This is an optimization exercise on Yosys and OpenROAD, whose aim is a short achievable clock period and few clock cycles, not a production implementation. The RTL was checked by simulation tests, not by an equivalence proof against the original design. Power and IR drop assume default switching activity.

Figure 1. Wires at chosen ports, followed through buffers.
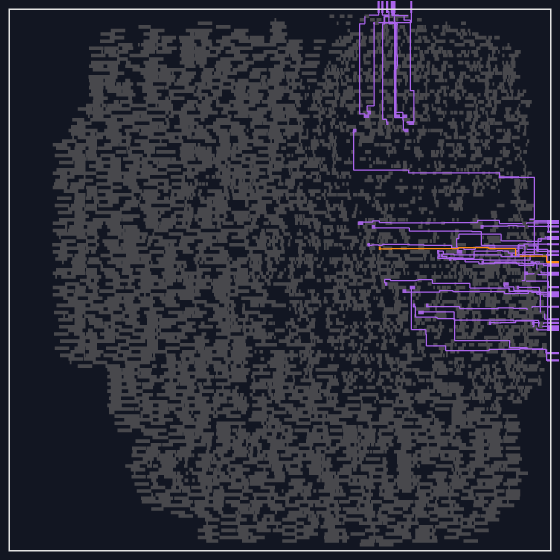
Figure 2. Signal wires on met3.
Bar = 100 um.
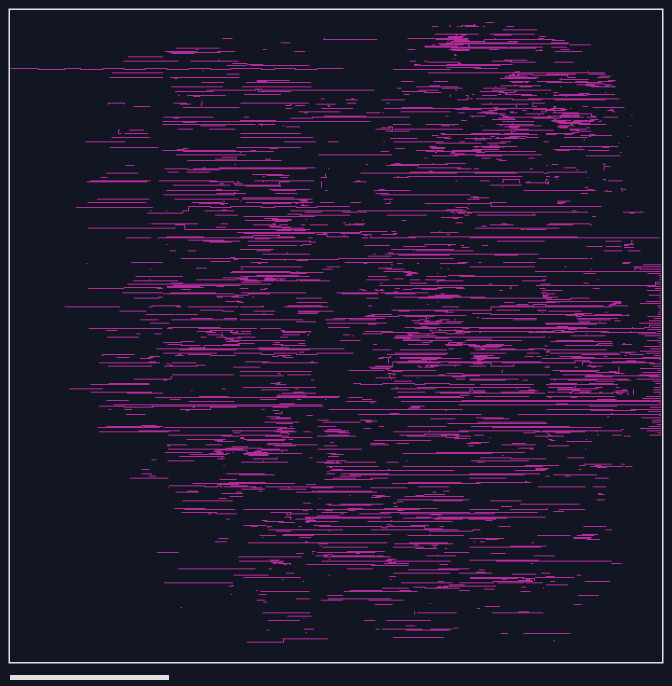
==> design/flow/design.v <==
module ALU(
		input logic [31:0] A,
		input logic [31:0] B,
		input logic [3:0] ALU_FUN,
		output logic [31:0] RESULT
		);
always_comb begin
		case (ALU_FUN)
				4'b0000: RESULT = A + B;  
				4'b1000: RESULT = A - B;  
				4'b0110: RESULT = A | B;  
				4'b0111: RESULT = A & B;  
				4'b0100: RESULT = A ^ B;  
				4'b0101: RESULT = A >> B[4:0];  
				4'b0001: RESULT = A << B[4:0];  
				4'b1101: RESULT = $signed(A) >>> B[4:0];  
				4'b0010: RESULT = ($signed(A) < $signed(B)) ? 32'd1 : 32'd0;  
				4'b0011: RESULT = (A < B) ? 32'd1 : 32'd0;  
        4'b1001: RESULT = A;  
        default: RESULT = 32'd0;  
		endcase
end
endmodule
module CU_DCDR(
    input logic [6:0] opcode,
    input logic [2:0] funct3,
    input logic IR30,
    input logic br_eq,
    input logic br_ltu,
    input logic br_lt,
    output logic [3:0] ALU_FUN,
    output logic [1:0] ALU_srcA,
    output logic [2:0] ALU_srcB,
    output logic [3:0] pcSource, 
    output logic [1:0] rf_wr_sel
);
always_comb begin
    ALU_FUN = 4'b0000;
    ALU_srcA = 2'b00;
    ALU_srcB = 3'b000;
    pcSource = 4'b0000;  
    rf_wr_sel = 2'b00;
    case (opcode)
        7'b0110011: begin  
            rf_wr_sel = 2'b11;
            ALU_srcA = 2'b00;
            ALU_srcB = 3'b000;
            pcSource = 4'b0000;
            case (funct3)
                3'b000: ALU_FUN = IR30 ? 4'b1000 : 4'b0000;   
                3'b111: ALU_FUN = 4'b0111;   
                3'b110: ALU_FUN = 4'b0110;   
                3'b001: ALU_FUN = 4'b0001;   
                3'b010: ALU_FUN = 4'b0010;   
                3'b011: ALU_FUN = 4'b0011;   
                3'b101: ALU_FUN = IR30 ? 4'b1101 : 4'b0101;   
                3'b100: ALU_FUN = 4'b0100;   
                default: ALU_FUN = 4'b0000;
            endcase
        end
        7'b0010011: begin  
            rf_wr_sel = 2'b11;
            ALU_srcA = 2'b00;
            ALU_srcB = 3'b001;
            pcSource = 4'b0000;
            case (funct3)
                3'b101: ALU_FUN = IR30 ? 4'b1101 : 4'b0101;   
                default: ALU_FUN = {1'b0, funct3};
            endcase
        end
        7'b0100011: begin  
            ALU_FUN = 4'b0000;
            ALU_srcA = 2'b00;
            ALU_srcB = 3'b010;
            rf_wr_sel = 2'b00;
            pcSource = 4'b0000;
        end
        7'b1100011: begin  
            ALU_FUN = 4'b0000;
            ALU_srcA = 2'b00;
            ALU_srcB = 3'b000;
            rf_wr_sel = 2'b00;
            pcSource = 4'b0000;   
            case (funct3)
                3'b000: begin  
                    pcSource = br_eq ? 4'b0010 : 4'b0000;
                end
                3'b001: begin  
                    pcSource = !br_eq ? 4'b0010 : 4'b0000;
                end
                3'b100: begin  
                    pcSource = br_lt ? 4'b0010 : 4'b0000;
                end
                3'b101: begin  
                    pcSource = (!br_lt || br_eq) ? 4'b0010 : 4'b0000;
                end
                3'b110: begin  
                    pcSource = br_ltu ? 4'b0010 : 4'b0000;
                end
                3'b111: begin  
                    pcSource = (!br_ltu || br_eq) ? 4'b0010 : 4'b0000;
                end
                default: pcSource = 4'b0000;
            endcase
        end
        7'b0000011: begin  
            ALU_FUN = 4'b0000;
            ALU_srcA = 2'b00;
            ALU_srcB = 3'b001;
            rf_wr_sel = 2'b10;
            pcSource = 4'b0000;
        end
        7'b0110111: begin  
            ALU_FUN = 4'b1001;   
            ALU_srcA = 2'b01;
            ALU_srcB = 3'b000;
            rf_wr_sel = 2'b11;
            pcSource = 4'b0000;
        end
        7'b0010111: begin  
            ALU_FUN = 4'b0000;
            ALU_srcA = 2'b01;
            ALU_srcB = 3'b011;
            rf_wr_sel = 2'b11;
            pcSource = 4'b0000;
        end
        7'b1101111: begin  
            ALU_FUN = 4'b0000;
            ALU_srcA = 2'b00;
            ALU_srcB = 3'b000;
            rf_wr_sel = 2'b00;   
            pcSource = 4'b0011;
        end
        7'b1100111: begin  
            ALU_FUN = 4'b0000;
            ALU_srcA = 2'b00;
            ALU_srcB = 3'b001;   
            rf_wr_sel = 2'b00;   
            pcSource = 4'b0001;
        end
        default: begin
            ALU_FUN = 4'b0000;
            ALU_srcA = 2'b00;
            ALU_srcB = 3'b000;
            pcSource = 4'b0000;
            rf_wr_sel = 2'b00;
        end
    endcase
end
endmodule
module CU_FSM (
    input logic clk,
    input logic RST,
    input logic INTR,
    input logic [6:0] ir,
    output logic PCWrite,
    output logic regWrite,
    output logic memWE2,
    output logic memRDEN1,
    output logic memRDEN2,
    output logic reset
);
    typedef enum logic [1:0] {
        INIT  = 2'b00,
        FETCH = 2'b01,
        EXEC  = 2'b10
    } state_t;
    state_t current_state, next_state;
    always_ff @(posedge clk) begin
        if (RST)
            current_state <= INIT;
        else
            current_state <= next_state;
    end
    always_comb begin
        PCWrite   = 1'b0;
        regWrite  = 1'b0;
        memWE2    = 1'b0;
        memRDEN1  = 1'b0;
        memRDEN2  = 1'b0;
        reset     = 1'b0;
        next_state = current_state;
        case (current_state)
            INIT: begin
                reset = 1'b1;
                next_state = FETCH;
            end
            FETCH: begin
                memRDEN1 = 1'b1;
                next_state = EXEC;
            end
            EXEC: begin
                next_state = FETCH;   
                case (ir)
                    7'b0110011: begin   
                        regWrite = 1'b1;
                        PCWrite = 1'b1;
                    end
                    7'b0010011: begin   
                        regWrite = 1'b1;
                        PCWrite = 1'b1;
                    end
                    7'b0000011: begin   
                        memRDEN2 = 1'b1;
                        regWrite = 1'b1;
                        PCWrite = 1'b1;
                    end
                    7'b0100011: begin   
                        memWE2 = 1'b1;
                        PCWrite = 1'b1;
                    end
                    7'b1100011: begin   
                        PCWrite = 1'b1;
                    end
                    7'b0110111: begin   
                        regWrite = 1'b1;
                        PCWrite = 1'b1;
                    end
                    7'b0010111: begin   
                        regWrite = 1'b1;
                        PCWrite = 1'b1;
                    end
                    7'b1101111,         
                    7'b1100111: begin   
                        regWrite = 1'b1;
                        PCWrite = 1'b1;
                    end
                    default: begin
                        PCWrite = 1'b1;
                    end
                endcase
            end
            default: begin
                next_state = INIT;
            end
        endcase
        if (INTR && current_state != INIT) begin
            next_state = FETCH;
        end
    end
endmodule
module PC (
		input logic PC_WRITE,  
		input logic PC_RST,  
		input logic [31:0] PC_DIN,  
		input logic CLK,  
		output logic [31:0] PC_COUNT  
);
always_ff @(posedge CLK) begin
		if (PC_RST) begin
				PC_COUNT <= 32'b0;  
		end else if (PC_WRITE) begin
				PC_COUNT <= PC_DIN;  
		end
end
endmodule
module PC_MUX (
    input logic [31:0] pc,  
    input logic [31:0] jalr,  
    input logic [31:0] branch,  
    input logic [31:0] jal,  
    input logic [31:0] mtvec,  
    input logic [31:0] mepc,  
    input logic [2:0] sel,  
    output logic [31:0] out  
);
always_comb begin
    case (sel)
        3'b000: out = pc + 4;  
        3'b001: out = jalr;  
        3'b010: out = branch;  
        3'b011: out = jal;  
        3'b100: out = mtvec;  
        3'b101: out = mepc;  
        default: out = 32'b0;  
    endcase
end
endmodule
module bag(
		input logic [31:0] PC,  
		input logic [31:0] rs1,  
		input logic [31:0] j_type,  
		input logic [31:0] b_type,  
		input logic [31:0] i_type,  
		output logic [31:0] jal,  
		output logic [31:0] jalr,  
		output logic [31:0] branch  
);
always_comb begin
		branch = PC + b_type;
		jal = PC + j_type;
		jalr = rs1 + i_type;
		end
endmodule
module bcg (
    input  logic [31:0] value1, value2,    
    output logic br_eq, br_ltu, br_lts    
);
    assign br_eq  = (value1 == value2);   
    assign br_ltu = (value1 < value2);    
    assign br_lts = ($signed(value1) < $signed(value2));   
endmodule
module imm_gen (
    input  logic [31:7] instr,   
    output logic [31:0] u_type,   
    output logic [31:0] i_type,   
    output logic [31:0] s_type,   
    output logic [31:0] b_type,   
    output logic [31:0] j_type    
);
    assign u_type = {instr[31:12], 12'b0};   
    assign i_type = {{21{instr[31]}}, instr[30:20]};  
    assign s_type = {{21{instr[31]}}, instr[30:25], instr[11:7]};  
    assign b_type = {{20{instr[31]}}, instr[7], instr[30:25], instr[11:8], 1'b0};  
    assign j_type = {{12{instr[31]}}, instr[19:12], instr[20], instr[30:21], 1'b0};  
endmodule
module reg_file(
    input logic [4:0] adr1,     
    input logic [4:0] adr2,     
    input logic [4:0] wa,       
    input logic [31:0] wd,      
    input logic en,             
    input logic clk,               
    output logic [31:0] rs1,    
    output logic [31:0] rs2     
);
    logic [31:0] ram [31:0];
    always_comb begin
        rs1 = (adr1 == 0) ? 32'b0 : ram[adr1];
        rs2 = (adr2 == 0) ? 32'b0 : ram[adr2];
    end
    always_ff @ (posedge clk) begin
				    if (en && wa != 0) begin
								 ram[wa] <= wd;
						end
	  end
endmodule
module OTTER_MCU(
    input logic CLK,
    input logic RST,
    input logic INTR,
    input logic [31:0] IOBUS_IN,
    output logic [31:0] IOBUS_OUT,
    output logic [31:0] IOBUS_ADDR,
    output logic IOBUS_WR
);
    logic [31:0] pc_out;            
    logic [31:0] pc_next;           
    logic [31:0] instruction;       
    logic [31:0] ir;                
    logic [31:0] mem_data;          
    logic [31:0] rs1_data, rs2_data;
    logic [31:0] reg_wr_data;
    logic [31:0] alu_result;
    logic [3:0] alu_fun;
    logic [31:0] alu_srcA, alu_srcB;
    logic [1:0] alu_srcA_sel;
    logic [2:0] alu_srcB_sel;
    logic [3:0] pcSource;
    logic [1:0] rf_wr_sel;
    logic pc_write;
    logic reg_write;
    logic mem_we2;
    logic mem_rden1;
    logic mem_rden2;
    logic reset;
    logic [31:0] u_imm, i_imm, s_imm, b_imm, j_imm;
    logic br_eq, br_ltu, br_lt;
    logic [31:0] branch_addr, jal_addr, jalr_addr;
    PC program_counter(
        .PC_WRITE(pc_write),
        .PC_RST(reset),
        .PC_DIN(pc_next),
        .CLK(CLK),
        .PC_COUNT(pc_out)
    );
    PC_MUX pc_mux(
        .pc(pc_out),
        .jalr(jalr_addr),
        .branch(branch_addr),
        .jal(jal_addr),
        .mtvec(32'b0),   
        .mepc(32'b0),    
        .sel(pcSource[2:0]),   
        .out(pc_next)
    );
    reg_file registers(
        .adr1(instruction[19:15]),
        .adr2(instruction[24:20]),
        .wa(instruction[11:7]),
        .wd(reg_wr_data),
        .en(reg_write),
        .clk(CLK),
        .rs1(rs1_data),
        .rs2(rs2_data)
    );
    ALU alu(
        .A(alu_srcA),
        .B(alu_srcB),
        .ALU_FUN(alu_fun),
        .RESULT(alu_result)
    );
    imm_gen immediate_gen(
        .instr(instruction[31:7]),
        .u_type(u_imm),
        .i_type(i_imm),
        .s_type(s_imm),
        .b_type(b_imm),
        .j_type(j_imm)
    );
    bag branch_addr_gen(
        .PC(pc_out),
        .rs1(rs1_data),
        .j_type(j_imm),
        .b_type(b_imm),
        .i_type(i_imm),
        .jal(jal_addr),
        .jalr(jalr_addr),
        .branch(branch_addr)
    );
    bcg branch_cond_gen(
        .value1(rs1_data),
        .value2(rs2_data),
        .br_eq(br_eq),
        .br_ltu(br_ltu),
        .br_lts(br_lt)   
    );
    CU_FSM control_fsm(
        .clk(CLK),
        .RST(RST),
        .INTR(INTR),
        .ir(instruction[6:0]),
        .PCWrite(pc_write),
        .regWrite(reg_write),
        .memWE2(mem_we2),
        .memRDEN1(mem_rden1),
        .memRDEN2(mem_rden2),
        .reset(reset)
    );
    CU_DCDR control_decoder(
        .opcode(instruction[6:0]),
        .funct3(instruction[14:12]),
        .IR30(instruction[30]),
        .br_eq(br_eq),
        .br_ltu(br_ltu),
        .br_lt(br_lt),
        .ALU_FUN(alu_fun),
        .ALU_srcA(alu_srcA_sel),
        .ALU_srcB(alu_srcB_sel),
        .pcSource(pcSource),
        .rf_wr_sel(rf_wr_sel)
    );
    always_comb begin
        case(alu_srcA_sel)
            2'b00: alu_srcA = rs1_data;
            2'b01: alu_srcA = u_imm;
            default: alu_srcA = rs1_data;
        endcase
    end
    always_comb begin
        case(alu_srcB_sel)
            3'b000: alu_srcB = rs2_data;
            3'b001: alu_srcB = i_imm;
            3'b010: alu_srcB = s_imm;
            3'b011: alu_srcB = pc_out;
            default: alu_srcB = rs2_data;
        endcase
    end
    always_comb begin
        case(rf_wr_sel)
            2'b00: reg_wr_data = pc_out + 4;
            2'b01: reg_wr_data = 32'h0;
            2'b10: reg_wr_data = mem_data;
            2'b11: reg_wr_data = alu_result;
        endcase
    end
    assign IOBUS_OUT = rs2_data;
    assign IOBUS_ADDR = mem_rden1 ? pc_out : alu_result;
    assign IOBUS_WR = mem_we2;
    always_ff @(posedge CLK) begin
        if (mem_rden1)
            ir <= IOBUS_IN;
    end
    assign instruction = ir;
    always_comb begin
        if (mem_rden2)
            mem_data = IOBUS_IN;
        else 
            mem_data = 32'b0;
    end
endmodule 
==> design/flow/run.sh <==
#!/bin/bash
# synth_recipe.tcl (not shown) runs the flow's synth.tcl, then flattens the netlist and writes it again
# the make line also repeats each setting of config.mk as NAME=value (left out here)
make -C /OpenROAD-flow-scripts/flow DESIGN_CONFIG=/design/flow/config.mk WORK_HOME=/design/flow/orfs CLKGATE_MAP_FILE= SYNTH_SCRIPT=/design/flow/synth_recipe.tcl finish
==> design/flow/config.mk <==
export PLATFORM = sky130hd
export DESIGN_NAME = OTTER_MCU
export DESIGN_NICKNAME = OTTER_MCU
export VERILOG_FILES = /design/flow/design.v
export SDC_FILE = /design/flow/constraint.sdc
export NUM_CORES = 4
export LEC_CHECK = 0
export CAP_MARGIN = 20
export CORE_MARGIN = 2
export CORE_UTILIZATION = 40
export SETUP_SLACK_MARGIN = 0.2
export SLEW_MARGIN = 20
==> design/flow/constraint.sdc <==
create_clock -name core_clock -period 12.0 [get_ports {CLK}]
set_input_delay 2.4000 -clock core_clock [delete_from_list [all_inputs] [get_ports {CLK}]]
set_output_delay 2.4000 -clock core_clock [all_outputs]
set_load 0.01 [all_outputs]
==> reports/metrics.yaml <==
clock_net_power_mw: 3.76
combPwrFrac_pct: 35.7
initial_core_util_pct: 40.3
grt_overflow: 0
cts_setup_buffers: 0
hold_path_depth: 2
p_per_area_nw_per_um2: 168
holdWs_ns: 0.624
drv_cap: 0
place_congestion: 1.03
comb-power_mw: 4.48
ys_top_cells_by_count: "edfxtp_1, mux2i_1, mux4_2, a21oi_1, nor2_1"
grt_max_degree: 91
multiInputGateArea_sq_um: 32200
path_cells: "buf_12 > mux4_2 > mux4_2 > mux2i_1 > nor2_1 > inv_1 > o21ai_0 > ha_1 > nor2_1 > nand4_1 > a211oi_1 > nor3_1 > o31a_1 > a221o_1 > o21a_1 > a2111oi_0 > o21ai_0 > a211oi_2 > a21oi_1 > clkdlybuf4s50_1"
p_leak_nw: 26.1
status: "complete, no violations"
yosys_warnings: 8
final_max_slew_viol_count: 0
fin_tns_setup_ns: 0
vdd_drop_max_uv: 114
first_pass_iters: 6
synthesis.instances: 5054
fin_cells: 7397
drive_above_1_share_pct: 19.6
slowest_stage: "dfxtp_4"
relSlewSlack_pct: 8.31
grt_pass1_wl_mm: 368
fillerInstances: 14800
rsz0062_at_grt: "no"
dp_cells: 7183
final_nets: 5346
grt_pass1_vias: 47800
rr_endpoint: "registers.ram[18][26]$_DFFE_PP_"
route.antenna.remaining_nets: 0
worst_slew_pin_slew_ns: 1.37
synth_edf_count: 1056
drt_iter0_markers: 7312
hold_end: "program_counter.PC_COUNT[23]$_SDFFE_PP0P_"
synth_top_area_cell: "edfxtp_1"
crit_type: "reg -> out"
clk_pin_slew_ns: 0.06
synth-seq-area-share_pct: 49.1
syn_area_per_cell_sq_um: 13.1
clkSinkCount: 1100
arrival_ns: 8.99
numCtsBuffers: 115
crit_path_end_kind: "output port"
endpoint: "IOBUS_ADDR[16]"
synthTopCellsByArea: "edfxtp_1, mux4_2, mux2i_1"
cts-resized-gates: 0
p_int_mw: 8.00
area_growth_pct: 12.5
die_y_um: 411
fin_crit_sh_pct: 94.9
yosysUniqueCellTypes: 99
min_from: "program_counter.PC_COUNT[23]$_SDFFE_PP0P_"
hold_viol: 0
worstRegToRegCells: 20
worstSkewPairLatency_ns: 0.79
p_sw_mw: 4.57
synth_top_flop_cell: "edfxtp_1"
antenna_found_initial: 13
worstPathRequired_ns: 9.60
period_minus_slack_ns: 11.39
rrSetupSlack_ns: 3.70
die-width_um: 411
die_area_sq_um: 169000
wl_per_cell_um: 35.8
track_usage_pct: 30.7
hp-class: "reg -> reg"
fmax_mhz: 87.8
cts-root-buf: "clkbuf_16"
core_sq_um: 165000
htree_levels: 3
async_flop_share_pct: 0
avgViaCountPerCell: 6.74
synth.most_common_cell: "edfxtp_1"
register_area_sq_um: 32600
synth_top_area_share_pct: 47.8
seqPwrFrac_pct: 34.4
cts_buffer_depth: 3
rows: 149
hpwlAfterDp_mm: 178
cp_slowest_stage_delay_ns: 0.87
cp_max_fo: 51
cp-start-kind: "flip-flop"
netlist_area_sq_um: 66400
maxPowerGroup: "combinational cells"
pg_seq_mw: 4.33
switching_share_pct: 36.4
postCtsHoldBufs: 0
drc: 0
clock_skew_ns: 0.0413
final-setup-viol-count: 0
synth-seq-cells: 1100
cts_tree: "done"
clkPwrFrac_pct: 29.9
Testbench counts, summed over its fixed seeds: cycles 53,014.
Notes on Figure 1 above:
`IOBUS_ADDR`: marked purple, bits 32, direction output, edge 25 east, 7 north, end cells 32, wire 3040 um. `IOBUS_WR`: marked orange, bits 1, direction output, edge east, end cells 1, wire 138 um.
input/output buffers: 99
I/O Pins: 100

Notes on Figure 2 above:
876 nets have wire on it. The layer carries 28.5 mm of wire. The layer holds 11% of the routed length.
drt total wl: 265 mm
grt met3 use: 6.83%
DR vias: 49900

## state kept, by name, indices dropped and copies added (netlist names), named ones only
register and count:
registers.ram 1024, ir 32, program_counter.PC_COUNT 32, control_fsm.current_state 2
## worst max-delay path: cells and delay by family, from the launching register on
family,cells,cell delay (ns)
and+or+nand+nor,4,0.96
adders and majority gates,1,0.47
muxes,3,1.55
DFF,1,0.87
AOI/OAI and AO/OA,9,3.15
buffers and inverters,3,1.19
## routing by layer
layer,GRT usage (%),vias up,share of wire (%)
li1,-,20400,-
met1,41.3,25600,39
met2,46.5,3264,45
met3,6.83,628,11
met4,15.6,4,5.7
met5,0,-,0.0083
## cell families after synthesis
group,Yosys count,synth area share (%)
AO/OA/AOI/OAI,1224,12.5
buffers and inverters,541,3.40
other,1,0.00565
multiplexers,975,23.5
XOR/XNOR,89,1.17
adder cells (fa/ha/maj),200,3.82
AND/OR/NAND/NOR,924,6.51
flip-flops,1100,49.1
## layout make-up
type | count | share of cell area, %
tap | 2189 | 3.67
sequential | 1100 | 43.7
timing repair buffer | 281 | 3.35
antenna | 3 | 0.0101
clock buffer | 134 | 4.01
clock inverter | 77 | 1.26
inverter | 169 | 0.862
multi-input combinational | 3444 | 43.1
## cells in the final DEF (no fill, tap or decap), types with 57 or more instances in the layout
| cell type | netlist | final |
|---|---|---|
| edfxtp_1 | 1056 | 1056 |
| mux2i_1 | 461 | 461 |
| mux4_2 | 448 | 448 |
| a21oi_1 | 316 | 312 |
| nor2_1 | 293 | 260 |
| nand2_1 | 253 | 252 |
| ha_1 | 196 | 196 |
| a22oi_1 | 178 | 178 |
| buf_4 | 11 | 169 |
| inv_1 | 165 | 163 |
| o21ai_0 | 153 | 144 |
| clkbuf_16 | 0 | 117 |
| clkdlybuf4s50_1 | 0 | 99 |
| a21o_1 | 92 | 92 |
| nor3_1 | 70 | 64 |
| xnor2_1 | 59 | 59 |
| nand3_1 | 58 | 58 |
| and2_1 | 58 | 57 |
## metrics by stage
stage	power, mW	utilization (%)	setup WS [ns]	instance area (sq um)
after floorplan	7.08	-	3.28	66500
after global placement	8.74	42.9	1.35	70700
after detailed placement	8.73	42.9	1.51	70700
after CTS	12.5	45.3	0.705	74600
after global routing	12.9	45.3	0.375	74600
final	12.6	45.3	0.614	74700

-- what the ideal ports hide --
The flow's constraints put no driver on any port. The routed layout listed below was extracted and timed again, unchanged, in two steps.
Step 1 assumes that a clkbuf_16 drives the clock port and a buf_2 every other input.
Step 2, shift: input delay + t, output delay - t, t = (earliest + latest rising clock arrival at the registers) / 2. This alone moves slack from input paths to output paths.
Three values: ideal ports, drivers, drivers and shift; two values: the first two.
t (ns): 0.857
setup WS [ns]: 0.614 / 0.521 / 1.379
clock arrival spread, ns: 0.041 / 0.041
slew at the worst register clock pin (ns): 0.07 / 0.07
cell pins on the clock port's net: 1
After both steps this run still meets setup and hold. For this run, drivers alone change the setup slack by -0.093 ns; drivers and shift together by +0.765 ns.
